Source: an optimization exercise on an open RTL-to-GDS flow (aim: a short achievable clock period and few clock cycles per item). Production flows keep margins and buffers that such runs may drop.
In this exercise RTL edits were held to simulation tests only and were not proved equivalent to the original.
Power is estimated from default activity; no workload was simulated.

==> flow/run.sh <==
#!/bin/bash
# synth_recipe.tcl (not shown) runs the flow's synth.tcl, then flattens the netlist and writes it again
# the make line also repeats each setting of config.mk as NAME=value (left out here)
make -C /OpenROAD-flow-scripts/flow DESIGN_CONFIG=/design/flow/config.mk WORK_HOME=/design/flow/orfs CLKGATE_MAP_FILE= SYNTH_SCRIPT=/design/flow/synth_recipe.tcl finish
==> flow/config.mk <==
export PLATFORM = sky130hd
export DESIGN_NAME = spu
export DESIGN_NICKNAME = spu
export VERILOG_FILES = /design/flow/design.v
export SDC_FILE = /design/flow/constraint.sdc
export NUM_CORES = 4
export LEC_CHECK = 0
export CAP_MARGIN = 20
export CORE_MARGIN = 2
export CORE_UTILIZATION = 40
export SLEW_MARGIN = 20
==> flow/constraint.sdc <==
create_clock -name core_clock -period 10.0 [get_ports {clk}]
set_input_delay 2.0000 -clock core_clock [delete_from_list [all_inputs] [get_ports {clk}]]
set_output_delay 2.0000 -clock core_clock [all_outputs]
set_load 0.01 [all_outputs]
==> flow/design.v <==
module reg_file #(
parameter  DEPTH = 16,
parameter  ADDR = 4,     
parameter  WIDTH = 16)
( 
input     rst,
input     clk,
input     w_en,                    
input     [ADDR-1:0]    w_addr,    
input     r1_en,                   
input     r2_en,                   
input     [ADDR-1:0]    r1_addr,   
input     [ADDR-1:0]    r2_addr,   
input     [WIDTH-1:0]   w_data,    
output    [WIDTH-1:0]   r1_data,   
output    [WIDTH-1:0]   r2_data    
);
reg [WIDTH-1:0]    rf[0:DEPTH-1];
assign  r1_data = (r1_en) ? rf[r1_addr] : {(WIDTH){1'b0}};
assign  r2_data = (r2_en) ? rf[r2_addr] : {(WIDTH){1'b0}};
always@(posedge clk or posedge rst)
begin: rf_block
  integer i;
  if(rst)
     for(i=0; i<DEPTH; i=i+1)        
           rf[i] <= {(WIDTH){1'b0}};
  else if(w_en)
           rf[w_addr] <= w_data;
end
endmodule
module spu_datapath(
input clk,
input rst,
input rf_s1,
input rf_s0,
input  [3:0] rf_w_addr,   
input  rf_w_wr,           
input  [3:0] rf_rp_addr,  
input  rf_rp_rd,          
input  [3:0] rf_rq_addr,  
input  rf_rq_rd,          
input  [7:0] rf_w_data,   
input  alu_s1 ,
input  alu_s0 , 
input  [15:0] dm_r_data,  
output [15:0] dm_w_data,   
output rf_rp_zero
);
reg    [15:0] mux_out;     
wire   [15:0] rf_rp_data;   
wire   [15:0] rf_rq_data;   
reg    [15:0] alu_out;      
always@(*)begin
  case({rf_s1,rf_s0})
  2'd0: mux_out = alu_out;
  2'd1: mux_out = dm_r_data;
  2'd2: mux_out = rf_w_data;
  default : mux_out = 16'd0;
  endcase
end
assign dm_w_data = rf_rp_data;
assign rf_rp_zero = (rf_rp_data == 16'd0)?1:0;  
reg_file #(
 .DEPTH(16),
 .ADDR(4),
 .WIDTH(16))
rf(.rst(rst),
   .clk(clk),
   .w_en(rf_w_wr),         
   .w_addr(rf_w_addr),     
   .r1_en(rf_rp_rd),       
   .r2_en(rf_rq_rd),       
   .r1_addr(rf_rp_addr),   
   .r2_addr(rf_rq_addr),   
   .w_data(mux_out),       
   .r1_data(rf_rp_data),   
   .r2_data(rf_rq_data)    
);
always@(*)         
begin
  case({alu_s1,alu_s0})
  2'd0: alu_out = rf_rp_data;
  2'd1: alu_out = rf_rp_data + rf_rq_data;
  2'd2: alu_out = rf_rp_data - rf_rq_data;
  default: alu_out = 16'd0;
  endcase
end
endmodule
module spu_ctrl(
input   clk,
input   rst,
input   start,                  
output  reg stop,               
input   [15:0] im_r_data,       
output  [7:0]  im_addr,         
output  reg im_rd,              
input   rf_rp_zero,
output  [7:0] dm_addr,          
output  reg dm_rd,              
output  reg dm_wr,              
output  reg rf_s1,
output  reg rf_s0,
output  reg [7:0] rf_w_data,
output  reg [3:0] rf_w_addr,    
output  reg rf_w_wr,            
output  reg [3:0] rf_rp_addr,   
output  reg rf_rp_rd,           
output  reg [3:0] rf_rq_addr,   
output  reg rf_rq_rd,           
output  reg alu_s1,
output  reg alu_s0
);
parameter [3:0]  INIT   = 4'd0, 
                 FETCH  = 4'd1,
		           DECODE = 4'd2,
		           LOAD   = 4'd3,
		           STORE  = 4'd4,
                 ADD    = 4'd5,
                 STOP   = 4'd6,
                 ADDI   = 4'd7,
                 SUB    = 4'd8,
                 LDC    = 4'd9,
                 JMPZ   = 4'd10;
parameter [3:0]  OP_LOAD  = 4'd0,
                 OP_STORE = 4'd1,
	              OP_ADD   = 4'd2,
                 OP_LDC   = 4'd3,
                 OP_ADDI  = 4'd4,
                 OP_SUB   = 4'd5,
                 OP_JMPZ  = 4'd6,
	              OP_STOP  = 4'd15;				  
reg [7:0] pc;     
reg pc_inc;
reg pc_clr;
reg pc_ld;
reg [15:0] ir;     
reg ir_ld;
reg [3:0] cs, ns;   
wire [3:0] ra, rb, rc;   
wire [3:0] op;           
wire [7:0] pc_jmpz;     
assign im_addr = pc;
assign op = ir[15:12];
assign ra = ir[11:8];
assign rb = ir[7:4];
assign rc = ir[3:0];
assign dm_addr = ir[7:0];
assign pc_jmpz = pc + ir[7:0];
always@(posedge clk or posedge rst)
begin
  if(rst)
     pc <= 8'd0;
  else if(pc_clr)
     pc <= 8'd0;
  else if(pc_ld)
     pc <= pc_jmpz;
  else if(pc_inc)
     pc <= (pc + 8'd1);
end
always@(posedge clk or posedge rst)
begin
  if(rst)
     ir <= 16'd0;
  else if(ir_ld)
     ir <= im_r_data;
end
always@(posedge clk or posedge rst)
begin
  if(rst)
     cs <= INIT;
  else 
     cs <= ns;
end
always@(*)
begin
  case(cs)
  INIT:    if(start)
              ns = FETCH;
			  else
			     ns = INIT;
  FETCH:   ns = DECODE;
  DECODE:  case(op)
           OP_LOAD:  ns = LOAD;
			  OP_STORE: ns = STORE;
			  OP_ADD:   ns = ADD;
           OP_LDC:   ns = LDC;
           OP_SUB:   ns = SUB;
           OP_JMPZ:  ns = JMPZ;
			  OP_STOP:  ns = STOP; 
           default:  ns = INIT;
			  endcase
  LOAD:    ns = FETCH;
  STORE:   ns = FETCH;
  ADD:     ns = FETCH;
  LDC:     ns = FETCH;
  SUB:     ns = FETCH;
  JMPZ:    ns = FETCH;
  STOP:    ns = INIT;
  default: ns = INIT;
  endcase
end
always@(*)
begin
  im_rd = 1'b0;
  pc_clr = 1'b0;
  pc_inc = 1'b0;
  pc_ld  = 1'b0;
  ir_ld = 1'b0;  
  dm_rd = 1'b0;
  dm_wr = 1'b0;
  rf_s1 = 1'b0;
  rf_s0 = 1'b0;
  rf_w_data = 8'd0;
  rf_w_addr  = 4'd0;
  rf_w_wr = 1'b0;
  rf_rp_addr = 4'd0;
  rf_rp_rd = 1'b0;  
  rf_rq_addr = 4'd0;
  rf_rq_rd = 1'b0;  
  alu_s1 = 1'b0;
  alu_s0 = 1'b0;
  stop = 1'b0; 
  case(cs)
  INIT:    begin
             pc_clr = 1'b1;  
           end
  FETCH:   begin
             im_rd  = 1'b1;
				 ir_ld  = 1'b1;
			    pc_inc = 1'b1;  
           end
  LOAD:    begin
             dm_rd = 1'b1;
			    rf_s1 = 1'b0;
             rf_s0 = 1'b1; 
			    rf_w_addr = ra;
			    rf_w_wr = 1'b1;			  
           end
  STORE:   begin
             dm_wr = 1'b1; 
			    rf_rp_addr = ra;
			    rf_rp_rd = 1'b1;			  
           end
  ADD:     begin           
			    rf_rp_addr = rb;
			    rf_rp_rd = 1'b1;
             rf_s1 = 1'b0;
             rf_s0 = 1'b0;
			    rf_rq_addr = rc;
			    rf_rq_rd = 1'b1;
			    rf_w_addr = ra;
			    rf_w_wr = 1'b1;
	          alu_s1 = 1'b0;
	          alu_s0 = 1'b1;		  
           end
   SUB:     begin
             rf_rp_addr = rb;
             rf_rp_rd = 1'b1;
             rf_s1 = 1'b0;
             rf_s0 = 1'b0;
             rf_rq_addr = rc;
             rf_rq_rd = 1'b1;
             rf_w_addr = ra;
             rf_w_wr =1'b1;
             alu_s1 = 1'b1;
             alu_s0 = 1'b0;
            end
  LDC:     begin
             rf_s1 = 1'b1;
             rf_s0 = 1'b0;
             rf_w_data = ir[7:0];
             rf_w_addr = ra;
             rf_w_wr = 1'b1;
           end
  JMPZ:    begin
             rf_rp_addr = ra;
             rf_rp_rd = 1'b1;
             pc_ld = rf_rp_zero;
           end
  STOP:    begin
             stop = 1'b1;  
           end
  default: begin
             im_rd = 1'b0;
             pc_clr = 1'b0;
             pc_inc = 1'b0;
             pc_ld  = 1'b0;
             ir_ld = 1'b0;  
             dm_rd = 1'b0;
             dm_wr = 1'b0;
             rf_s1 = 1'b0;
             rf_s0 = 1'b0;
             rf_w_data  = 8'd0;
             rf_w_addr  = 4'd0;
             rf_w_wr = 1'b0;
             rf_rp_addr = 4'd0;
             rf_rp_rd = 1'b0;  
             rf_rq_addr = 4'd0;
             rf_rq_rd = 1'b0;  
             alu_s1 = 1'b0;
             alu_s0 = 1'b0;
             stop = 1'b0;
			  end
  endcase
end
endmodule
module spu(
input  clk,
input  rst,
input  start,                   
output stop,                    
input   [15:0] im_r_data,       
output  [7:0]  im_addr,         
output  im_rd,                  
output  [7:0] dm_addr,          
output  dm_rd,                  
output  dm_wr,                  
input  [15:0] dm_r_data,        
output [15:0] dm_w_data         
);
wire rf_s1;
wire rf_s0;
wire [7:0] rf_w_data;
wire [3:0] rf_w_addr;    
wire rf_w_wr;            
wire [3:0] rf_rp_addr;   
wire rf_rp_rd;           
wire [3:0] rf_rq_addr;   
wire rf_rq_rd;           
wire rf_rp_zero;
wire alu_s1;
wire alu_s0;
spu_ctrl c1(.clk(clk),
            .rst(rst),
            .start(start),             
            .stop(stop),               
            .im_r_data(im_r_data),     
            .im_addr(im_addr),         
            .im_rd(im_rd),             
            .dm_addr(dm_addr),         
            .dm_rd(dm_rd),             
            .dm_wr(dm_wr),             
            .rf_s1(rf_s1),
            .rf_s0(rf_s0),
            .rf_w_data(rf_w_data),
            .rf_w_addr(rf_w_addr),     
            .rf_w_wr(rf_w_wr),         
            .rf_rp_addr(rf_rp_addr),   
            .rf_rp_rd(rf_rp_rd),       
            .rf_rq_addr(rf_rq_addr),   
            .rf_rq_rd(rf_rq_rd),       
            .rf_rp_zero(rf_rp_zero),
            .alu_s1(alu_s1),
            .alu_s0(alu_s0)
);
spu_datapath d1(.clk(clk),
                .rst(rst),
                .rf_s1(rf_s1),
                .rf_s0(rf_s0),
                .rf_w_data(rf_w_data),
                .rf_w_addr(rf_w_addr),       
                .rf_w_wr(rf_w_wr),           
                .rf_rp_addr(rf_rp_addr),     
                .rf_rp_rd(rf_rp_rd),         
                .rf_rq_addr(rf_rq_addr),     
                .rf_rq_rd(rf_rq_rd),         
                .rf_rp_zero(rf_rp_zero),
                .alu_s1(alu_s1),
                .alu_s0(alu_s0),
                .dm_r_data(dm_r_data),       
                .dm_w_data(dm_w_data)        
);
endmodule
==> notes.md <==
largest registers=d1.rf.rf: 256 flops, c1.ir: 16 flops, c1.pc: 8 flops; met3 wire len=7.97 mm; multi-input gates=1,345; Clock Power=1.18 mW; number of sequential storage elements=284; hold crit path type=register to register; gp weighted congestion=0.964; number of tapcells=525; Pwr top=combinational cells; GR Util met2=0.468; antenna fix cells=0; vias in the first global route=15,000; Hold Buf Count CTS=0; grt total ovfl=0; crit path cell chain=nand2b_1 -> or3_1 -> ha_2 -> inv_1 -> buf_4 -> and3_1 -> a21o_1 -> buf_4 -> a22oi_1 -> o21ai_0 -> nor4_1 -> a211oi_1 -> clkdlybuf4s50_1; Flop pwr share=0.359; clock skew=12.3 ps; Routed met2 length=28.0 mm; EDFF count, synth=0; CP endpoint kind=primary output; Worst Hold Endpoint=c1.ir[0]$_DFFE_PP0P_; hold slack=508 ps; Post-synth top cells=nor2_1 (353), dfrtp_1 (284), a21oi_1 (282); layout cells sized above 1=0.114; Final period util=0.796; fin cells=2,382; crit path launch type=register; die width=205 µm; PwrDens=329 mW/mm²; status=no timing/DRC/antenna violations; combinational power=2.71 mW; Crit path buffers/inverters=4; commonest register cell after synthesis=dfrtp_1; ys async rst share=1.00; DRC Markers=0; Vert. Die Dim=205 µm; CTS H-tree depth=1; multi-input gate share of the layout cell area=0.449; number of synthesized register bits=284; Top Layer Used=met4; dpl ws=2560 ps; commonest non-fill, non-tap cell in the layout=nor2_1
Testbench counts, summed over its fixed seeds: cycles 70,176, instructions 23,328.
Fig. 1: wiring heat map
Scale bar: 50 µm. 20 x 20 tiles, from dark purple (low) to yellow (high), scaled to the fullest tile. Values are wire area over tile area, all layers added.
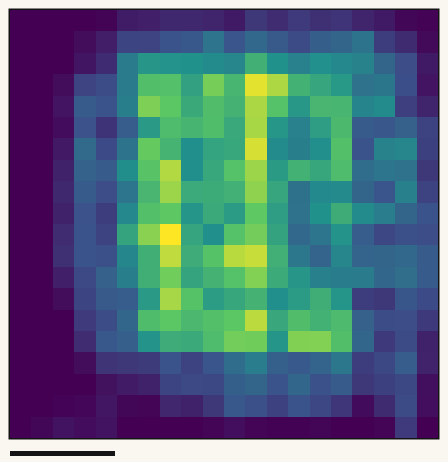
nearly empty tiles: 17%
mean over tiles: 0.28
densest ninth of the die: centre
tiles over half the peak: 29%
vias post-DR: 15,600
per-cell routed wire length: 27.9 µm

Fig. 2: where the registers sit
Scale bar: 50 µm.
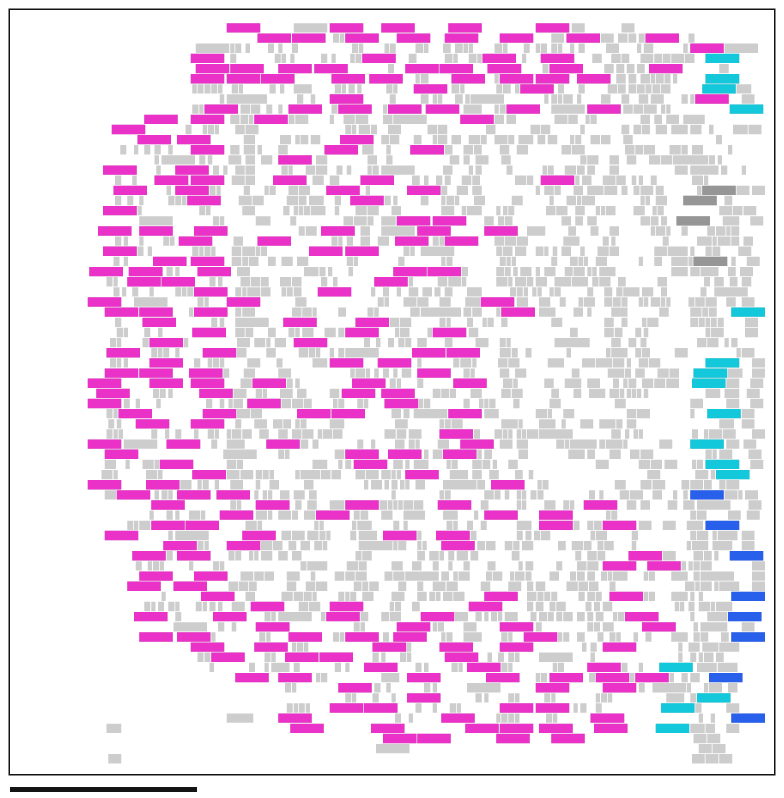
legend:
  magenta:
    netlist_name: `d1.rf.rf`
    flops: 256
  blue:
    netlist_name: `c1.pc`
    flops: 8
    where: south-east
  cyan:
    netlist_name: `c1.ir`
    flops: 16
Flop+latch power: 2.18 mW
Register Area: 0.00711 mm²
sequential share of cell area: 0.386

Fig. 3: a small window of the routed layout
Region (139, 36) to (169, 66) µm. Cells in grey, sequential cells in the stronger grey; small squares are vias.
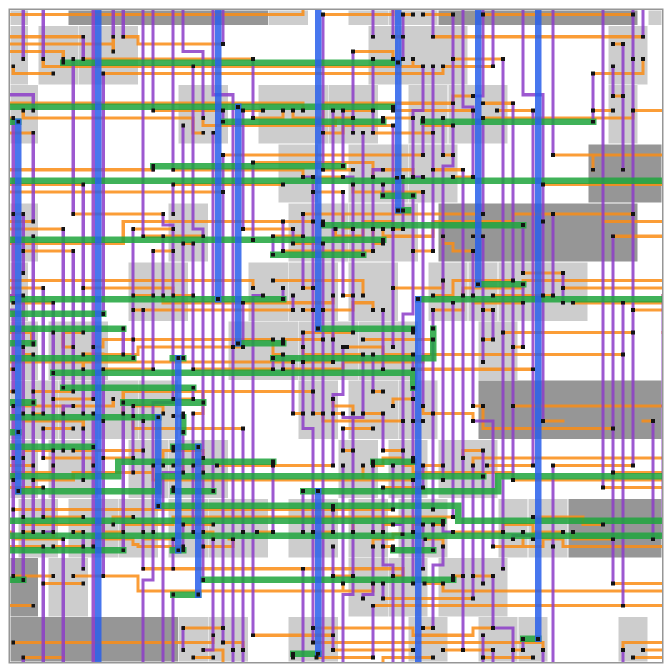
legend:
  purple:
    layer: M2
  orange:
    layer: M1
  blue:
    layer: M4
  green:
    layer: M3
netlist names of flops here include: `d1.rf.rf` (3)
sequential cells in the window: 3
cells with their middle in the window: 69
most frequent: nand3_1 (21), a22oi_1 (7), nor2_1 (7)

afterwards: timing with drivers on the ports:
The results above use ideal ports. As a check the final layout listed here was re-extracted and re-timed, cells and wires unchanged. Step 1 sets driving cells, clkbuf_16 on the clock port and buf_2 on the other inputs (assumed; they add their load-dependent delay and slew). Step 2 also shifts input and output timing later by t, the mid clock arrival at the registers, as if the neighbouring blocks saw the same clock. Slacks: ideal ports / drivers / drivers and shift; pairs: ideal ports / drivers.
t, ns: 0.638
setup slack, ns: 2.044 / 1.989 / 2.216
hold WS [ns]: 0.508 / 0.508 / 0.508
worst register clock-pin slew, ns: 0.07 / 0.07
worst data-port slew with drivers (ns): 0.06
After both steps this run still meets setup and hold. The setup slack of this run moves by -0.055 ns with the drivers and by +0.172 ns with both steps.
